This design comes from an exercise in tuning for small area on the open sky130 flow, not from production work.
Only simulation tests tie the RTL to the original design; equivalence was not proved.
No activity file was given, so power comes from the tool's default toggle rates.

### design.v
module hex2physical(
    input logic [4:0] hex,
    output logic [7:0] cathodes
    );
    logic [7:0] n_cathodes;
    logic CA, CB, CC, CD, CE, CF, CG, DP;
    assign n_cathodes[7] = CA;
    assign n_cathodes[6] = CB;
    assign n_cathodes[5] = CC;
    assign n_cathodes[4] = CD;
    assign n_cathodes[3] = CE;
    assign n_cathodes[2] = CF;
    assign n_cathodes[1] = CG;
    assign n_cathodes[0] = DP;
    assign cathodes =  ~ n_cathodes;  
    always_comb begin  
        CA = 0;
        CB = 0;
        CC = 0; 
        CD = 0;  
        CE = 0; 
        CF = 0; 
        CG = 0; 
        DP = 0;
        case(hex)
            5'b10000: begin  
                CA = 1;
                CB = 1;
                CC = 1; 
                CD = 1;  
                CE = 1; 
                CF = 1; 
            end
            5'b10001: begin  
                CB = 1;
                CC = 1;
            end
            5'b10010: begin
                CA = 1;
                CB = 1;
                CD = 1;  
                CE = 1; 
                CG = 1;
            end
            5'b10011: begin
                CA = 1;
                CB = 1;
                CC = 1; 
                CD = 1;  
                CG = 1;
            end
            5'b10100: begin
                CB = 1;
                CC = 1; 
                CF = 1; 
                CG = 1;
            end
            5'b10101: begin
                CA = 1;
                CC = 1; 
                CD = 1;  
                CF = 1; 
                CG = 1;
            end
            5'b10110: begin
                CA = 1;
                CC = 1; 
                CD = 1;  
                CE = 1; 
                CF = 1; 
                CG = 1;
            end
            5'b10111: begin
                CA = 1;
                CB = 1;
                CC = 1; 
            end
            5'b11000: begin
                CA = 1;
                CB = 1;
                CC = 1; 
                CD = 1;  
                CE = 1; 
                CF = 1; 
                CG = 1;
            end
            5'b11001: begin
                CA = 1;
                CB = 1;
                CC = 1; 
                CD = 1;  
                CF = 1; 
                CG = 1;
            end
            5'b11010: begin 
                CA = 1;
                CB = 1;
                CC = 1; 
                CE = 1; 
                CF = 1; 
                CG = 1;
            end
            5'b11011: begin  
                CC = 1; 
                CD = 1;  
                CE = 1; 
                CF = 1; 
                CG = 1;
            end
            5'b11100: begin  
                CA = 1;
                CD = 1;  
                CE = 1; 
                CF = 1; 
            end
            5'b11101: begin  
                CB = 1;
                CC = 1; 
                CD = 1;  
                CE = 1; 
                CG = 1;
            end
            5'b11110: begin  
                CA = 1;
                CD = 1;  
                CE = 1; 
                CF = 1; 
                CG = 1;
            end
            5'b11111: begin  
                CA = 1;
                CE = 1; 
                CF = 1; 
                CG = 1;
            end
            default: begin
            end
        endcase
    end
endmodule
module simple_timer # (
    parameter logic [31:0] timer_start
    )(
        input logic clk,
        input logic rst,
        output logic timer_overflow
    );
logic [31:0] timer_count;
logic rst_timer;
always_ff @( posedge clk ) begin 
    if(rst) begin
        timer_count <= timer_start;
    end
    else begin      
        if (rst_timer) begin
            timer_count <= timer_start;
        end else begin
            timer_count <= timer_count -1;
        end
    end
end
always_comb begin
    timer_overflow = 0;
    rst_timer = 0;
    if (timer_count == 0) begin
        timer_overflow = 1;
        rst_timer = 1;
    end
end
endmodule
module scrolling_timer (
    input logic clk,
    input logic rst,
    input logic cnt_start,
    output logic cnt_done,
    input logic [31:0] cnt_value
);
logic [31:0] timer_count_q;
logic counting;
always_ff @( posedge clk ) begin 
    if(rst) begin
        timer_count_q <= 0;
        counting <= 0;
    end
    else begin 
        if(cnt_start)   begin
            timer_count_q <= cnt_value;
            counting <= 1;
        end  
        else begin
            if(timer_count_q > 0)
            begin
                timer_count_q <= timer_count_q - 1;
            end
            else begin
                counting <= 0;
                timer_count_q <= 0;
            end
        end
    end
end
always_comb begin 
    cnt_done = 0;
    if(timer_count_q == 0 && counting) begin
        cnt_done = 1;
    end
end
endmodule
module scrolling_buffer_adv #(BUFFER_SIZE = 16) (
    input logic clk,
    input logic rst,
    input logic buffer_clear,
    input logic buffer_write,
    input logic [4:0] buffer_data,
    input logic next_char,
    output logic [4:0] hex_char
);
    localparam ADDR_WIDTH = $clog2(BUFFER_SIZE);
    logic [BUFFER_SIZE-1:0][4:0] buffer;
    logic signed [ADDR_WIDTH:0] ptr_last;
    logic [ADDR_WIDTH-1:0] ptr_read;
    logic [ADDR_WIDTH-1:0] ptr_write;
    always_ff @(posedge clk) begin
        if(rst) begin
            ptr_last <= -1;
            ptr_read <= 0;
            ptr_write <= 0;
            buffer <= '0;
        end
        else if (buffer_clear) begin
            ptr_last <= -1;
            ptr_read <= 0;
            ptr_write <= 0;
        end
        else begin
            if(buffer_write) begin
                buffer[ptr_write] <= buffer_data;
                if (ptr_last < BUFFER_SIZE - 1) begin
                    ptr_last <= ptr_last + 1;
                end
                ptr_write <= (ptr_write == BUFFER_SIZE - 1) ? 4'd0 : ptr_write + 1;
            end
            if(next_char) begin
                if(ptr_last == -1) begin 
                    hex_char <= 5'b10000;
                end 
                else if(ptr_last < 7) begin  
                    if(ptr_read <= ptr_last) begin
                        hex_char <= buffer[ptr_read];
                        ptr_read <= ptr_read + 1;
                    end
                    else begin  
                        if (ptr_read < 8) begin
                            hex_char <= 5'b10000;
                            ptr_read <= (ptr_read == 7) ? 4'd0 : ptr_read + 1;
                        end 
                    end
                end
                else begin
                    hex_char <= buffer[ptr_read];
                    ptr_read <= (ptr_read == ptr_last) ? 4'd0 : ptr_read + 1;
                end
            end
            else begin
                hex_char <= 5'b10000;
            end
        end
    end
endmodule
module scrolling_controller(
    input logic clk,
    input logic rst,
    input logic on_off,
    output logic cnt_start,
    input logic cnt_done,
    output logic next_char,
    input logic [4:0] hex_char,
    output logic [3:0] seg_data,
    output logic seg_off,
    output logic seg_shift,
    output logic seg_write,
    output logic seg_clear
);
typedef enum { OFF, UPDATE, WAIT } STATE;
STATE state_q, state_d;
always_ff @( posedge clk ) begin 
    if(rst) begin
        state_q <= OFF;
    end
    else begin
        state_q <= state_d;
    end
end
always_comb begin 
    state_d = state_q;
    cnt_start = '0;
    next_char = '0;
    seg_data = '0;
    seg_off = '0;
    seg_shift = '0;
    seg_write = '0;
    seg_clear = '0;
    case (state_q)
        OFF: begin
            if(rst) begin
                state_d = OFF;
                seg_clear = 1;
            end
            else if(on_off == 0) begin
                state_d = OFF;
            end
            else begin  
                state_d = UPDATE;
                cnt_start = '1;
                next_char = '1;
                seg_data = hex_char[3:0];
                seg_off = hex_char[4];
                seg_shift = '1;
                seg_write = '1;
            end
        end
        UPDATE: begin
            if (on_off) begin
                state_d = OFF;
                seg_clear = '1;
            end
            else begin
                state_d = WAIT;
                seg_data = hex_char[3:0];
                seg_off = hex_char[4];
                seg_shift = '1;
                seg_write = '1;
            end
        end
        WAIT: begin
            if (on_off) begin
                state_d = OFF;
                seg_clear = '1;
            end
            else if (cnt_done) begin
                state_d = UPDATE;
                cnt_start = '1;
                next_char = '1;
            end
            else begin
                state_d = WAIT;
            end
        end 
    endcase
end
endmodule
module seven_segment_display_warmup4#(
    parameter int CLK_FREQ = 100,  
    parameter int REFRESH_RATE = 100  
)(
    input logic clk,
    input logic rst,
    input logic [3:0] seg_data,
    input logic seg_off,
    input logic seg_shift,
    input logic seg_write,
    input logic seg_clear,
    output logic [7:0] anodes,
    output logic [7:0] cathodes
);
    logic timer_overflow;
    logic [1:0][31:0] reg_data_o;
    logic [7:0] anode;
    logic [7:0] hex_val;
    assign hex_val = {'0, ~seg_off, seg_data};
    assign anodes = ~ anode;
    logic [4:0] hex_d;
    hex2physical hex2physical_inst(
        .hex(hex_d),  
        .cathodes(cathodes)
   );
    localparam int REFRESH_PERIOD = CLK_FREQ * 1000000 / REFRESH_RATE;  
    localparam int LOW_TIME = REFRESH_PERIOD / 8;  
    simple_timer  # (LOW_TIME) simple_timer_inst(
        .clk(clk),
        .rst(rst),
        .timer_overflow(timer_overflow)
    );
    always_ff @(posedge clk) begin
        if(rst) begin
            reg_data_o[0] <= '0;
            reg_data_o[1] <= '0;
        end
        else begin
            if(seg_clear) begin
                reg_data_o[0] <= '0;
                reg_data_o[1] <= '0;
            end
            else if(seg_write && seg_shift) begin
                reg_data_o[1] <= {hex_val, reg_data_o[1][31:8]};
                reg_data_o[0] <= {reg_data_o[1][7:0], reg_data_o[0][31:8]};
            end
            else if(seg_write) begin
                reg_data_o[1] <= {hex_val, reg_data_o[1][23:0]};
                reg_data_o[0] <= reg_data_o[0];
            end
            else if(seg_shift) begin
                reg_data_o[1] <= {8'b0, reg_data_o[1][31:8]};
                reg_data_o[0] <= {reg_data_o[1][7:0], reg_data_o[0][31:8]};
            end
        end
    end
    logic [2:0] turn;
    logic [7:0] anode_d;
    always_ff @(posedge clk) begin
        if (rst) begin
            anode <= '0;
            turn <= '0;
        end
        else begin
            anode <= anode_d;
            if(timer_overflow) begin
                turn <= (turn +1);  
            end
        end
    end
    always_comb begin 
        hex_d = '0;
        anode_d = anode;
        case(turn)
            0: begin
                hex_d = reg_data_o[0][4:0];
                anode_d = 8'b00000001;
            end
            1: begin
                hex_d = reg_data_o[0][12:8];
                anode_d = 8'b00000010;
            end
            2: begin
                hex_d = reg_data_o[0][20:16];
                anode_d = 8'b00000100;
            end
            3: begin
                hex_d = reg_data_o[0][28:24];
                anode_d = 8'b00001000;
            end
            4: begin
                hex_d = reg_data_o[1][4:0];
                anode_d = 8'b00010000;
            end
            5: begin
                hex_d = reg_data_o[1][12:8];
                anode_d = 8'b00100000;
            end
            6: begin
                hex_d = reg_data_o[1][20:16];
                anode_d = 8'b01000000;
            end
            7: begin
                hex_d = reg_data_o[1][28:24];
                anode_d = 8'b10000000;
            end
        endcase
    end
endmodule
module db_reg_intf #(
    parameter N_WORDS=1,
    parameter logic [31:0] base_addr = 32'h1 << $clog2(N_WORDS),  
    parameter logic [31:0] addr_mask = base_addr-1,  
    parameter logic [N_WORDS*32-1:0] reg_init = '0
) (
    input logic clk,
    input logic rst,
    output logic [N_WORDS-1:0] [31:0] reg_data_o,
    input logic [N_WORDS-1:0] [31:0] reg_data_i,
    output logic reg_read_o,
    input logic new_data_i,
    input  logic        dslv_req,
    input  logic [31:0] dslv_addr,
    input  logic        dslv_we,
    input  logic [ 3:0] dslv_be,
    input  logic [31:0] dslv_wdata,
    output logic        dslv_gnt,
    output logic        dslv_rvalid,
    output logic        dslv_err,
    output logic [31:0] dslv_rdata,
    output logic [31:0] dslv_conf_base_addr,
    output logic [31:0] dslv_conf_addr_mask
);
    typedef enum { IDLE, ACCESS, BUSY, BUSY_ACCESS } ACCESS_STATE;
    ACCESS_STATE state_q, state_d;
    logic [N_WORDS-1:0][31:0] reg_data_q, reg_data_d;
    logic [31:0]rdata_q, rdata_d;
    logic reg_read_o_d;
    logic [31:0] address;
    assign address = (dslv_addr & ~addr_mask) >> 2;  
    assign reg_data_o = reg_data_q;
    assign dslv_err = 1'b0;
    assign dslv_conf_base_addr = base_addr;
    assign dslv_conf_addr_mask = addr_mask;
    always_comb begin
        state_d = state_q;
        case (state_q)
            IDLE: begin
                if(new_data_i) begin
                    if(dslv_req && ~dslv_we)begin
                        state_d = BUSY_ACCESS;  
                    end
                    else begin
                        state_d = BUSY;  
                    end
                end
                else if(dslv_req) begin  
                    state_d = ACCESS;
                end
            end
            BUSY: begin
                if(new_data_i && (dslv_req && ~dslv_we)) begin  
                    state_d = BUSY_ACCESS;
                end
                else if(!new_data_i) begin
                    if(dslv_req) begin  
                        state_d = ACCESS;
                    end
                    else begin
                        state_d = IDLE;
                    end
                end
            end
            ACCESS:begin
                if(new_data_i) begin
                    if(dslv_req && ~dslv_we)begin
                        state_d = BUSY_ACCESS;  
                    end
                    else begin
                        state_d = BUSY;  
                    end
                end
                else if(!dslv_req) begin
                    state_d = IDLE;
                end
            end
            BUSY_ACCESS:begin
                if (~new_data_i) begin
                    if(dslv_req) begin
                        state_d = ACCESS;
                    end
                    else begin
                        state_d = IDLE;
                    end
                end
                else begin
                    if(!(dslv_req && ~dslv_we)) begin
                        state_d = BUSY;
                    end
                end
            end
        endcase
    end
    always_ff @(posedge clk) begin
        if (rst) state_q <= IDLE;
        else state_q <= state_d;
    end
    logic [31:0]wdata_wire;
    genvar i;
    for (i=0; i<4; i++) begin
        assign wdata_wire[i*8+:8] = (dslv_be[i]==1'b1)? dslv_wdata[i*8+:8] : reg_data_q[address][i*8+:8];
    end
    always_comb begin
        reg_data_d = reg_data_q;
        dslv_gnt = 1'b0;
        dslv_rvalid = 1'b0;
        reg_read_o_d = 1'b0;
        rdata_d = '0;
        case (state_q)
            IDLE: begin
                dslv_rvalid = 0;
                if(new_data_i) begin
                    reg_data_d = reg_data_i;
                end
                else if(dslv_req && dslv_we && ~new_data_i) begin  
                    dslv_gnt = 1'b1;
                    reg_data_d[address] = wdata_wire;
                end
                if(dslv_req && ~dslv_we) begin  
                    dslv_gnt = 1'b1;
                    rdata_d = reg_data_q[address];
                    reg_read_o_d = 1'b1;
                end          
            end
            ACCESS: begin
                dslv_rvalid = 1'b1;
                if(new_data_i) begin
                    reg_data_d = reg_data_i;
                end
                if(dslv_req && dslv_we && ~new_data_i) begin      
                    dslv_gnt = 1'b1;
                    reg_data_d[address] = wdata_wire;
                end 
                if (dslv_req && ~dslv_we) begin          
                    dslv_gnt = 1'b1;
                    rdata_d = reg_data_q[address];
                    reg_read_o_d = 1'b1;
                end
            end
            BUSY: begin
                if(new_data_i) begin  
                    reg_data_d = reg_data_i;
                end
                else if(dslv_req && dslv_we && ~new_data_i) begin  
                    dslv_gnt = 1'b1;
                    reg_data_d[address] = wdata_wire;
                end
                if(dslv_req && ~dslv_we) begin  
                    dslv_gnt = 1'b1;
                    rdata_d = reg_data_q[address];
                    reg_read_o_d = 1'b1;
                end  
            end
            BUSY_ACCESS:begin
                dslv_rvalid = 1'b1;
                if(new_data_i) begin  
                    reg_data_d = reg_data_i;
                end
                else if(dslv_req && dslv_we && ~new_data_i) begin  
                    dslv_gnt = 1'b1;
                    reg_data_d[address] = wdata_wire;
                end
                if(dslv_req && ~dslv_we) begin  
                    dslv_gnt = 1'b1;
                    rdata_d = reg_data_q[address];
                    reg_read_o_d = 1'b1;
                end  
            end
        endcase
    end
    always_ff @(posedge clk) begin
        if (rst) begin
            reg_data_q <= reg_init;
            rdata_q <= '0;
            reg_read_o <= 1'b0;
        end else begin
            reg_data_q <= reg_data_d;
            rdata_q <= rdata_d;
            reg_read_o <= reg_read_o_d;
        end
    end
    assign dslv_rdata = rdata_q;
endmodule
module db_reg_intf_simple #(
	parameter logic [31:0] base_addr = 32'h000F0000,
	parameter logic [31:0] addr_mask = 32'h003FFFFF,
	parameter logic [31:0] reg_init  = '0
	) (
	input  logic clk,
	input  logic rst,
	output logic [31:0] reg_data_o,
	input  logic        dslv_req,
	input  logic [31:0] dslv_addr,
	input  logic        dslv_we,
	input  logic [ 3:0] dslv_be,
	input  logic [31:0] dslv_wdata,
	output logic        dslv_gnt,
	output logic        dslv_rvalid,
	output logic        dslv_err,
	output logic [31:0] dslv_rdata,
	output logic [31:0] dslv_conf_base_addr,
	output logic [31:0] dslv_conf_addr_mask
	);
	typedef enum { IDLE, ACCESS } ACCESS_STATE;
	ACCESS_STATE state_q, state_d;
	logic [31:0] reg_data_q, reg_data_d;
	assign reg_data_o = reg_data_q;
	assign dslv_err = 1'b0;
	assign dslv_rdata = reg_data_q;  
	assign dslv_conf_base_addr = base_addr;
	assign dslv_conf_addr_mask = addr_mask;
	always_comb begin: mem2dslv_fsm
		reg_data_d = reg_data_q;
		dslv_gnt = 0;
		dslv_rvalid = 0;
		state_d = state_q;
        case (state_q)
            IDLE: begin
				dslv_rvalid = 0;
                if(dslv_req) begin
					dslv_gnt = 1'b1;
					if (dslv_we)   
						reg_data_d = dslv_wdata;					
					state_d  = ACCESS;
				end else begin
					dslv_gnt = 1'b0;
					state_d  = IDLE;
				end
            end
            ACCESS: begin
				dslv_rvalid = 1'b1;
				if(dslv_req) begin      
					dslv_gnt = 1'b1;
					state_d  = ACCESS;
					if (dslv_we)
						reg_data_d = dslv_wdata;
				end else begin          
					dslv_gnt = 1'b0;
					state_d  = IDLE;
				end
            end
		endcase
    end
	always_ff @(posedge clk) begin: fsm_regs
		if (rst) begin
			state_q <= IDLE;
			reg_data_q <= reg_init;
		end else begin
			state_q <= state_d;
			reg_data_q <= reg_data_d;
		end
	end
endmodule
module io_led #(
    parameter logic [31:0] base_addr = 32'h000F0000,
    parameter logic [31:0] addr_mask = 32'h003FFFFF
) (
    input  logic clk, 
    input  logic rst, 
    output logic [7:0] led, 
    input  logic        dslv_req,
    input  logic [31:0] dslv_addr,
    input  logic        dslv_we,
    input  logic [ 3:0] dslv_be,
    input  logic [31:0] dslv_wdata,
    output logic        dslv_gnt,
    output logic        dslv_rvalid,
    output logic        dslv_err,
    output logic [31:0] dslv_rdata,
    output logic [31:0] dslv_conf_base_addr,
    output logic [31:0] dslv_conf_addr_mask
);
    logic [31:0] data;
    db_reg_intf_simple #(
        .base_addr(base_addr),
        .addr_mask(addr_mask),
        .reg_init(32'h0000000f)
    ) db_reg_intf_inst(
        .clk(clk),
        .rst(rst),
        .reg_data_o(data),
        .dslv_req(dslv_req), .dslv_addr(dslv_addr), .dslv_we(dslv_we), .dslv_be(dslv_be),
        .dslv_wdata(dslv_wdata), .dslv_gnt(dslv_gnt), .dslv_rvalid(dslv_rvalid), .dslv_err(dslv_err),
        .dslv_rdata(dslv_rdata), .dslv_conf_base_addr(dslv_conf_base_addr), .dslv_conf_addr_mask(dslv_conf_addr_mask)
    );
    assign led = data[7:0];
endmodule
module io_sw #(
    parameter logic [31:0] base_addr = 32'h000F0010,
    parameter logic [31:0] addr_mask = 32'h003FFFF8
) (
    input  logic clk,
    input  logic rst,
    input logic [4:0] buttons,
    input logic [15:0] switches,
    output logic irq,
    input  logic        dslv_req,
    input  logic [31:0] dslv_addr,
    input  logic        dslv_we,
    input  logic [ 3:0] dslv_be,
    input  logic [31:0] dslv_wdata,
    output logic        dslv_gnt,
    output logic        dslv_rvalid,
    output logic        dslv_err,
    output logic [31:0] dslv_rdata,
    output logic [31:0] dslv_conf_base_addr,
    output logic [31:0] dslv_conf_addr_mask
);
localparam N_WORDS = 2;  
logic [N_WORDS-1:0][31:0] reg_data_o;  
logic [N_WORDS-1:0][31:0] reg_data_i;  
logic new_data_i;
logic read_ocur;
db_reg_intf #(
    .N_WORDS(N_WORDS),
    .base_addr(base_addr),
    .addr_mask(addr_mask),
    .reg_init('0)
) db_reg_intf_inst (
    .clk(clk),
    .rst(rst),
    .reg_data_o(reg_data_o),
    .reg_data_i(reg_data_i),
    .reg_read_o(read_ocur),
    .new_data_i(new_data_i),
    .dslv_req(dslv_req), .dslv_addr(dslv_addr), .dslv_we(dslv_we), .dslv_be(dslv_be),
    .dslv_wdata(dslv_wdata), .dslv_gnt(dslv_gnt), .dslv_rvalid(dslv_rvalid), .dslv_err(dslv_err),
    .dslv_rdata(dslv_rdata), .dslv_conf_base_addr(dslv_conf_base_addr), .dslv_conf_addr_mask(dslv_conf_addr_mask)
);
    logic pressed;
    assign pressed = |buttons;
    always_ff @(posedge clk) begin
        if(rst) begin
            irq <= 1'b0;
        end
        else begin
            if(pressed && ~irq) irq <= 1'b1;
            else if (irq && read_ocur) irq <= 1'b0;
        end
    end
assign new_data_i = pressed && ~irq;
assign reg_data_i[1] = {27'b0, buttons};
assign reg_data_i[0] = {16'b0, switches};
endmodule
module scrolling_top #(
    parameter logic [31:0] base_addr = 32'h000F0040,
    parameter logic [31:0] addr_mask = 32'h003FFFF0,
    parameter int CLK_FREQ = 100,  
    parameter int SEVEN_SEGMENT_REFRESH_RATE = 100,  
    parameter BUFFER_SIZE = 16
)
(
    input logic clk,  
    input logic rst,  
    input  logic        dslv_req,
    input  logic [31:0] dslv_addr,
    input  logic        dslv_we,
    input  logic [ 3:0] dslv_be,
    input  logic [31:0] dslv_wdata,
    output logic        dslv_gnt,
    output logic        dslv_rvalid,
    output logic        dslv_err,
    output logic [31:0] dslv_rdata,
    output logic [31:0] dslv_conf_base_addr,
    output logic [31:0] dslv_conf_addr_mask,
    output logic [7:0] cathodes,
    output logic [7:0] AN
);
logic cnt_start, cnt_done;
logic [31:0]cnt_value;
scrolling_timer scrolling_timer_inst(
    .clk(clk),
    .rst(rst),
    .cnt_start(cnt_start),
    .cnt_done(cnt_done),
    .cnt_value(cnt_value)
);
logic buffer_clear;
logic buffer_write;
logic [4:0] buffer_data;
logic next_char;
logic [4:0] hex_char;
scrolling_buffer_adv #(
        .BUFFER_SIZE(BUFFER_SIZE)) 
    scrolling_buffer_inst (
    .clk(clk),
    .rst(rst),
    .buffer_clear(buffer_clear),
    .buffer_write(buffer_write),
    .buffer_data(buffer_data),
    .next_char(next_char),
    .hex_char(hex_char)
);
logic on_off;
logic [3:0] seg_data;
logic seg_off;
logic seg_shift;
logic seg_write;
logic seg_clear;
scrolling_controller scrolling_controller_inst(
    .clk(clk),
    .rst(rst),
    .on_off(on_off),
    .cnt_start(cnt_start),
    .cnt_done(cnt_done),
    .next_char(next_char),
    .hex_char(hex_char),
    .seg_data(seg_data),
    .seg_off(seg_off),
    .seg_shift(seg_shift),
    .seg_write(seg_write),
    .seg_clear(seg_clear)
);
seven_segment_display_warmup4 #(
        .CLK_FREQ(CLK_FREQ),  
        .REFRESH_RATE(SEVEN_SEGMENT_REFRESH_RATE)  
    )seven_segment_display_inst(
    .clk(clk),
    .rst(rst),
    .seg_data(seg_data),
    .seg_off(seg_off),
    .seg_shift(seg_shift),
    .seg_write(seg_write),
    .seg_clear(seg_clear),
    .anodes(AN),
    .cathodes(cathodes)
);
localparam N_WORDS = 2;  
logic [N_WORDS-1:0][31:0] reg_data_o;  
logic [N_WORDS-1:0][31:0] reg_data_i;  
logic reg_read_o;
logic new_data_i;
db_reg_intf #(
    .N_WORDS(N_WORDS),
    .base_addr(base_addr),
    .addr_mask(addr_mask),
    .reg_init('0)
)db_reg_intf_inst(
    .clk(clk),
    .rst(rst),
    .reg_data_o(reg_data_o),
    .reg_data_i(reg_data_i),
    .reg_read_o(reg_read_o),
    .new_data_i(new_data_i),
    .dslv_req(dslv_req), .dslv_addr(dslv_addr), .dslv_we(dslv_we), .dslv_be(dslv_be),
    .dslv_wdata(dslv_wdata), .dslv_gnt(dslv_gnt), .dslv_rvalid(dslv_rvalid), .dslv_err(dslv_err),
    .dslv_rdata(dslv_rdata), .dslv_conf_base_addr(dslv_conf_base_addr), .dslv_conf_addr_mask(dslv_conf_addr_mask)
);
logic [31:0] control_reg_val;
assign control_reg_val = reg_data_o[0];
assign cnt_value    = reg_data_o[1];
assign buffer_write = control_reg_val[24];
assign buffer_clear = control_reg_val[8];
assign buffer_data  = control_reg_val[20:16];
assign on_off       = control_reg_val[0];
assign new_data_i = (buffer_write || buffer_clear || on_off);
assign reg_data_i[1] = reg_data_o[1];
assign reg_data_i[0] = '0;
endmodule
module data_interconnect #(
    parameter int NSLV = 3,
    parameter logic [NSLV-1:0] SLV_MASK_VECTOR = '1
) (
    input logic clk,
    input logic rst,
    input  logic        mst_req,
    input  logic [31:0] mst_addr,
    input  logic        mst_we,
    input  logic [ 3:0] mst_be,
    input  logic [31:0] mst_wdata,
    output logic        mst_gnt,
    output logic        mst_rvalid,
    output logic        mst_err,
    output logic [31:0] mst_rdata,
    output logic [NSLV-1:0]        slv_req,
    output logic [NSLV-1:0][31:0]  slv_addr,
    output logic [NSLV-1:0]        slv_we,
    output logic [NSLV-1:0][ 3:0]  slv_be,
    output logic [NSLV-1:0][31:0]  slv_wdata,
    input  logic [NSLV-1:0]        slv_gnt,
    input  logic [NSLV-1:0]        slv_rvalid,
    input  logic [NSLV-1:0]        slv_err,
    input  logic [NSLV-1:0][31:0]  slv_rdata,
    input  logic [NSLV-1:0][31:0]  slv_conf_base_addr,
    input  logic [NSLV-1:0][31:0]  slv_conf_addr_mask
);
    typedef enum { IDLE, ACCESS } BUS_STATE;
    BUS_STATE state_q, state_d;
    logic [NSLV-1:0] slave_select;
    logic [NSLV-1:0] slave_resp_select_d, slave_resp_select_q;
    logic        mgnt_req;
	logic [31:0] mgnt_addr;
	logic        mgnt_we;
	logic [ 3:0] mgnt_be;
	logic [31:0] mgnt_wdata;
	logic        ssel_gnt;
	logic        ssel_rvalid;
	logic        ssel_err;
	logic [31:0] ssel_rdata;
    always_comb begin
        for (int i = 0; i < NSLV; i++) begin
            slave_select[i] = (((slv_conf_base_addr[i] ^ mgnt_addr) & slv_conf_addr_mask[i]) == 0) & SLV_MASK_VECTOR[i] & mgnt_req & (state_q == IDLE);
        end
    end
    always_comb begin: slave_mux_gnt
        ssel_gnt = 0;
        for (int i = 0; i < NSLV; i++)
            if (slave_select[i] == 1) begin
                ssel_gnt = slv_gnt[i];
            end
    end
    always_comb begin: slave_mux_rest
        ssel_rvalid = 0;
        ssel_err = 0;
        ssel_rdata = '0;
        for (int i = 0; i < NSLV; i++)
            if (slave_resp_select_q[i] == 1) begin
                ssel_rvalid = slv_rvalid [i];
                ssel_err    = slv_err    [i];
                ssel_rdata  = slv_rdata  [i];
            end
    end
    assign mgnt_req   = mst_req;
    assign mgnt_addr  = mst_addr;
    assign mgnt_we    = mst_we;
    assign mgnt_be    = mst_be;
    assign mgnt_wdata = mst_wdata;
    always_comb begin: slave_demux
        for (int i = 0; i < NSLV; i++)
            if (slave_select[i] == 1) begin
                slv_req   [i] = mgnt_req;
                slv_addr  [i] = mgnt_addr;
                slv_we    [i] = mgnt_we;
                slv_be    [i] = mgnt_be;
                slv_wdata [i] = mgnt_wdata;
            end else begin
                slv_req   [i] =  0;
                slv_addr  [i] = '0;
                slv_we    [i] =  0;
                slv_be    [i] =  0;
                slv_wdata [i] = '0;
            end
    end
    assign mst_gnt    = ssel_gnt;
    assign mst_rvalid = ssel_rvalid;
    assign mst_err    = ssel_err;
    assign mst_rdata  = ssel_rdata;
    always_ff @(posedge clk) begin: registers
        if(rst == 1) begin
            slave_resp_select_q <= '0;
            state_q <= IDLE;
        end else begin
            slave_resp_select_q <= slave_resp_select_d;
            state_q <= state_d;
        end
    end
    always_comb begin: slave_resp_fsm
        slave_resp_select_d = slave_resp_select_q;
        state_d = state_q;
        case (state_q)
            IDLE: begin                                  
                if(ssel_gnt) begin                       
                    state_d  = ACCESS;
                    slave_resp_select_d = slave_select;  
                end else begin
                    state_d  = IDLE;
                    slave_resp_select_d = '0;            
                end
            end
            ACCESS: begin                                    
                if(ssel_rvalid) begin                        
                    if(ssel_gnt) begin                       
                        state_d  = ACCESS;
                        slave_resp_select_d = slave_select;  
                    end else begin
                        state_d  = IDLE;
                        slave_resp_select_d = '0;            
                    end
                end else begin                                   
                    slave_resp_select_d = slave_resp_select_q;   
                    state_d  = ACCESS;
                end
            end
        endcase    
    end
endmodule
module periph_soc #(
    parameter int CLK_FREQ = 100,                   
    parameter int SEVEN_SEGMENT_REFRESH_RATE = 100,  
    parameter int SCROLLING_SCREEN_BUFFER_SIZE = 16
) (
    input  logic        clk,
    input  logic        rst,         
    input  logic        req,
    input  logic [31:0] addr,
    input  logic        we,
    input  logic [ 3:0] be,
    input  logic [31:0] wdata,
    output logic        gnt,
    output logic        rvalid,
    output logic        err,
    output logic [31:0] rdata,
    input  logic [ 4:0] btn,
    input  logic [15:0] sw,
    output logic [ 7:0] led,
    output logic [ 7:0] cathodes,
    output logic [ 7:0] AN,
    output logic        sw_irq
);
    localparam int NSLV = 3;
    localparam int S_LED = 0;
    localparam int S_SW = 1;
    localparam int S_SCROLL = 2;
    logic [NSLV-1:0]        slv_req;
    logic [NSLV-1:0][31:0]  slv_addr;
    logic [NSLV-1:0]        slv_we;
    logic [NSLV-1:0][ 3:0]  slv_be;
    logic [NSLV-1:0][31:0]  slv_wdata;
    logic [NSLV-1:0]        slv_gnt;
    logic [NSLV-1:0]        slv_rvalid;
    logic [NSLV-1:0]        slv_err;
    logic [NSLV-1:0][31:0]  slv_rdata;
    logic [NSLV-1:0][31:0]  slv_conf_base_addr;
    logic [NSLV-1:0][31:0]  slv_conf_addr_mask;
    data_interconnect #(
        .NSLV(NSLV),
        .SLV_MASK_VECTOR(3'b111)
    ) dicn_inst (
        .clk(clk),
        .rst(rst),
        .mst_req(req), .mst_addr(addr), .mst_we(we), .mst_be(be), .mst_wdata(wdata),
        .mst_gnt(gnt), .mst_rvalid(rvalid), .mst_err(err), .mst_rdata(rdata),
        .slv_req(slv_req), .slv_addr(slv_addr), .slv_we(slv_we), .slv_be(slv_be),
        .slv_wdata(slv_wdata), .slv_gnt(slv_gnt), .slv_rvalid(slv_rvalid), .slv_err(slv_err),
        .slv_rdata(slv_rdata), .slv_conf_base_addr(slv_conf_base_addr),
        .slv_conf_addr_mask(slv_conf_addr_mask)
    );
    io_led #(
        .base_addr(32'h000F0000),
        .addr_mask(32'h003FFFFF)
    ) led_inst (
        .clk(clk),
        .rst(rst),
        .led(led),
        .dslv_req(slv_req[S_LED]), .dslv_addr(slv_addr[S_LED]), .dslv_we(slv_we[S_LED]),
        .dslv_be(slv_be[S_LED]), .dslv_wdata(slv_wdata[S_LED]), .dslv_gnt(slv_gnt[S_LED]),
        .dslv_rvalid(slv_rvalid[S_LED]), .dslv_err(slv_err[S_LED]), .dslv_rdata(slv_rdata[S_LED]),
        .dslv_conf_base_addr(slv_conf_base_addr[S_LED]), .dslv_conf_addr_mask(slv_conf_addr_mask[S_LED])
    );
    io_sw #(
        .base_addr(32'h000F0010),
        .addr_mask(32'h003FFFF8)
    ) sw_inst (
        .clk(clk),
        .rst(rst),
        .buttons(btn),
        .switches(sw),
        .irq(sw_irq),
        .dslv_req(slv_req[S_SW]), .dslv_addr(slv_addr[S_SW]), .dslv_we(slv_we[S_SW]),
        .dslv_be(slv_be[S_SW]), .dslv_wdata(slv_wdata[S_SW]), .dslv_gnt(slv_gnt[S_SW]),
        .dslv_rvalid(slv_rvalid[S_SW]), .dslv_err(slv_err[S_SW]), .dslv_rdata(slv_rdata[S_SW]),
        .dslv_conf_base_addr(slv_conf_base_addr[S_SW]), .dslv_conf_addr_mask(slv_conf_addr_mask[S_SW])
    );
    scrolling_top #(
        .base_addr(32'h000F0040),
        .addr_mask(32'h003FFFF0),
        .CLK_FREQ(CLK_FREQ),
        .SEVEN_SEGMENT_REFRESH_RATE(SEVEN_SEGMENT_REFRESH_RATE),
        .BUFFER_SIZE(SCROLLING_SCREEN_BUFFER_SIZE)
    ) scrolling_display_inst (
        .clk(clk),
        .rst(rst),
        .dslv_req(slv_req[S_SCROLL]), .dslv_addr(slv_addr[S_SCROLL]), .dslv_we(slv_we[S_SCROLL]),
        .dslv_be(slv_be[S_SCROLL]), .dslv_wdata(slv_wdata[S_SCROLL]), .dslv_gnt(slv_gnt[S_SCROLL]),
        .dslv_rvalid(slv_rvalid[S_SCROLL]), .dslv_err(slv_err[S_SCROLL]), .dslv_rdata(slv_rdata[S_SCROLL]),
        .dslv_conf_base_addr(slv_conf_base_addr[S_SCROLL]), .dslv_conf_addr_mask(slv_conf_addr_mask[S_SCROLL]),
        .cathodes(cathodes),
        .AN(AN)
    );
endmodule
### run.sh
#!/bin/bash
# synth_recipe.tcl (not shown) runs the flow's synth.tcl, then flattens the netlist and writes it again
# the make line also repeats each setting of config.mk as NAME=value (left out here)
make -C /OpenROAD-flow-scripts/flow DESIGN_CONFIG=/design/flow/config.mk WORK_HOME=/design/flow/orfs CLKGATE_MAP_FILE= SYNTH_SCRIPT=/design/flow/synth_recipe.tcl finish
### config.mk
export PLATFORM = sky130hd
export DESIGN_NAME = periph_soc
export DESIGN_NICKNAME = periph_soc
export VERILOG_FILES = /design/flow/design.v
export SDC_FILE = /design/flow/constraint.sdc
export NUM_CORES = 4
export LEC_CHECK = 0
export CAP_MARGIN = 20
export CORE_MARGIN = 2
export CORE_UTILIZATION = 40
export PLACE_DENSITY = 0.6
export SLEW_MARGIN = 20
### constraint.sdc
create_clock -name core_clock -period 10.0 [get_ports {clk}]
set_input_delay 2.0000 -clock core_clock [delete_from_list [all_inputs] [get_ports {clk}]]
set_output_delay 2.0000 -clock core_clock [all_outputs]
set_load 0.01 [all_outputs]
Cell classes on the final placement:
Bar = 50 um. Fill, decap, tap and diode cells in gray.
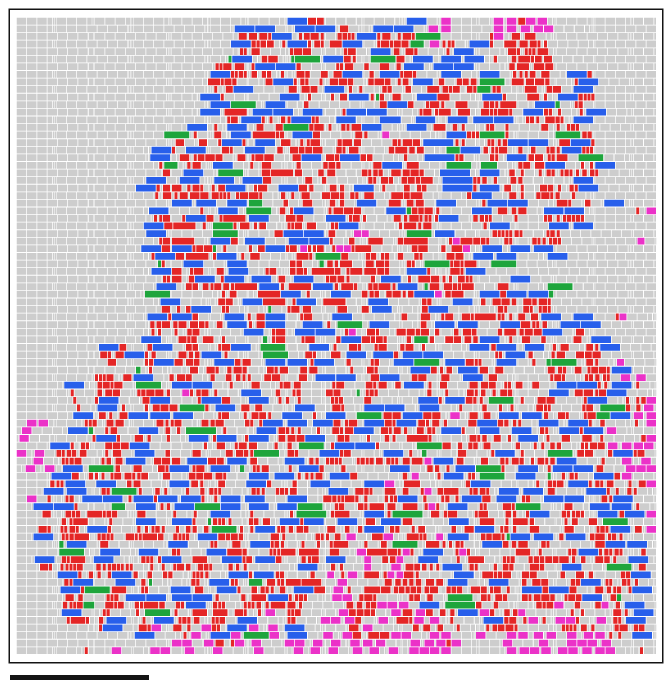
- other buffers and delay cells: magenta (cells 175; share of their area 7.1%)
- combinational and other logic: red (cells 1878; share of their area 48%)
- clock drivers and dummy loads: green (cells 90; share of their area 6.9%)
- flops: blue (cells 450; share of their area 38%)

M4 wires:
Cells faint in the background.
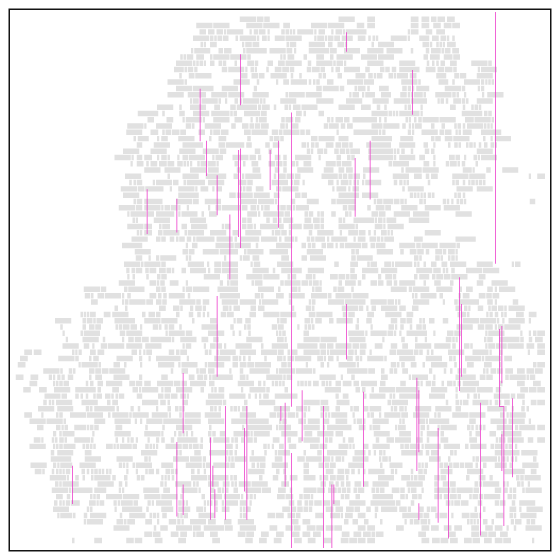
- main direction: vertical
- longest straight run: 127 um
via count: 19057
final WL: 62500 um

Zoomed window:
Bar = 10 um. Window x 97 to 137, y 97 to 137 um. Cells in gray, sequential cells in the stronger gray; small squares are vias.
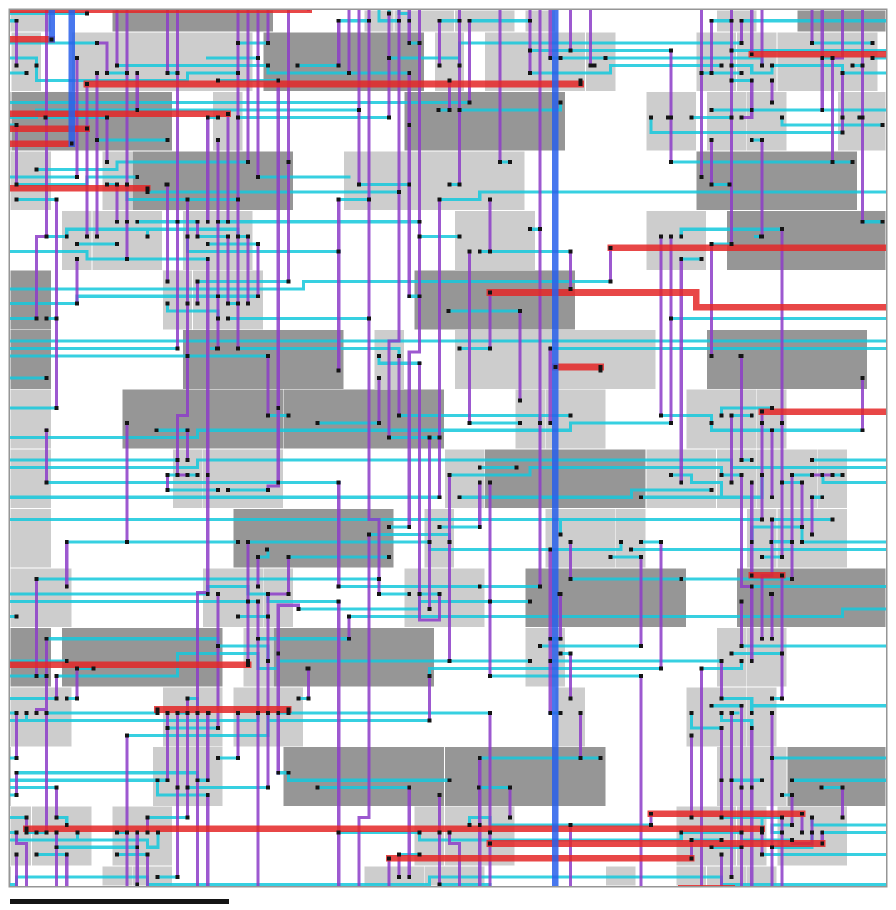
- metal 1: cyan
- metal 3: red
- metal 2: purple
- metal 4: blue
- sequential cells in the window: 20
- netlist names of flops here include: scrolling_display_inst.scrolling_buffer_inst.buffer (8), scrolling_display_inst.db_reg_intf_inst.reg_data_q (6), scrolling_display_inst.scrolling_timer_inst.timer_count_q (4)
- most frequent: dfxtp_1 (20), nor2_1 (13), nand2_1 (9)
- cells with their middle in the window: 85

==> metrics.yaml <==
yosys:
  yosysSeqAreaShare: 0.429
  synth_compound_area_frac: 0.235
  syn_area_per_cell_um2: 8.39
  synth_area_leaders: "dfxtp_1, nand2_1, a22oi_1"
  synth_cell_types: 87
  yosysMostFrequentCell: "nand2_1"
  ys_ff_latch: 450
  syn_area_um2: 21100
  synthXorXnorAreaFrac: 0.0260
  synth.largest_area_cell: "dfxtp_1"
  synth_top_family_by_area: "compound AO/OA/AOI/OAI gates"
  synth-main-ff-cell: "dfxtp_1"
  synth_fa_ha_area_frac: 0.0178
  async_reset_ff_frac: 0
  syn_nets: 2642
pwr:
  finalPower_mw: 3.84
  p_leak_nw: 8.39
  seq_power_share: 0.474
  seq-power_mw: 1.82
  peakVddDrop_uv: 127
  powerClk_mw: 1.86
  p_sw_uw: 875
  clkPwrFrac: 0.484
  power_leader: "clock"
  switching_share: 0.228
  p_per_area_nw_per_um2: 156
  p_comb_frac: 0.042
  cellInternalPower_mw: 2.97
critical_path:
  path_cells: "inv_1, ha_1, or4_1, or2_2, o22ai_1, inv_1, ha_1, or3b_2, o221ai_1, nand2_1, clkdlybuf4s50_1"
  worstPathRequired_ns: 8.00
  critical_path_class: "flip-flop to output port"
  r2r_start: "dicn_inst.state_q[0]$_SDFF_PP0_"
  crit_buf_inv: 3
  critPathTopFamily: "simple AND/OR/NAND/NOR gates"
  endpoint: "cathodes[7]"
  crit_cells: 11
  crit_arrival_ns: 4.89
  critical-path-max-stage-delay_ns: 0.74
  crit_fanout: 18
  r2r_slack_ns: 6.11
  cp_slowest_cell: "dfxtp_1"
clocking:
  ctsHoldBuffers: 0
  path_clk_slew_ns: 0.06
  htree_levels: 2
  clock_latency_ns: 0.60
  cts_buffers: 49
final_layout:
  num_antenna_cells: 0
  seq_share: 0.368
  multi_input_area_um2: 11200
  largest_register: "scrolling_display_inst.scrolling_buffer_inst.buffer"
  fin_area_um2: 24600
  layout_commonest_cell: "nand2_1"
  layout.nonclk_buf_frac: 0.0682
  drive_gt1_frac: 0.0887
  top_area_cell_class: "multi-input combinational cells"
  largest_register_ffs: 80
  design.seq.count: 450
  final_cell_mix: "nand2_1, dfxtp_1, nor2_1"
  syn2layout_area_growth_pct: 16.4
  buffers_excl_clock: 175
  regArea_um2: 9060
  clockBufferCount: 71
  multi_input_area_share: 0.455
  fin_cells: 3281
  reg_top3: "scrolling_display_inst.scrolling_buffer_inst.buffer x80, scrolling_display_inst.db_reg_intf_inst.reg_data_q x64, sw_inst.db_reg_intf_inst.reg_data_q x64"
  final_util: 0.469
timing:
  min_period_ns: 6.89
  tns_ns: 0
  whs_ns: 0.451
  tightest_slew_ns: 1.12
  slew_headroom: 0.248
  rsz0062_at_grt: "no"
  setup_viol: 0
  hold_viol_final: 0
global_routing:
  use_met2: 0.370
  grt_pass1_wl_um: 99600
  overflow: 0
  use_met1: 0.304
  grt_max_degree: 89
floorplanning:
  die_area_um2: 54700
  die_w_um: 234
  core_um2: 52400
  die-height_um: 234
  num_rows: 84
  n_tap_cell: 688
  ios: 153
placed_design:
  dp.cells: 3191
  pre_cts_ws_ns: 3.38
  io_buffers: 147
drt:
  post_drt_wl_per_cell_um: 19.0
  vias_per_cell: 5.81
  remaining_drc_errors: 0
  first_pass_iters: 5
  met3_wirelength_um: 3650
  wl_met2_um: 29400
  ant_nets: 0
  maxUsedRoutingLayer: "met4"
  wl_met1_um: 27900
outcome:
  status: "timing/DRC/antenna clean"
min_path:
  hold_depth: 2
  whs_endpoint: "led_inst.db_reg_intf_inst.reg_data_q[17]$_SDFFE_PP0P_"

separate check: timing with driven ports:
The flow's constraints put no driver on any port. The routed layout listed below was extracted and timed again, unchanged, in two steps.
Step 1 assumes that a clkbuf_16 drives the clock port and a buf_2 every other input.
Step 2 times the ports against the registers' clock, not the clock port: input delays grow and output delays shrink by t, the midpoint of the rising clock arrivals with the driver on.
Slacks: no drivers / after step 1 / after step 2; pairs: no drivers / after step 1.
shift t [ns]: 0.647
setup WS [ns]: 3.113 / 3.055 / 3.261
worst setup path after step 2: input to output
pins driven straight from the clock port: 1
After both steps setup and hold are still met in this run. For this run, drivers alone change the setup slack by -0.058 ns; drivers and shift together by +0.148 ns.
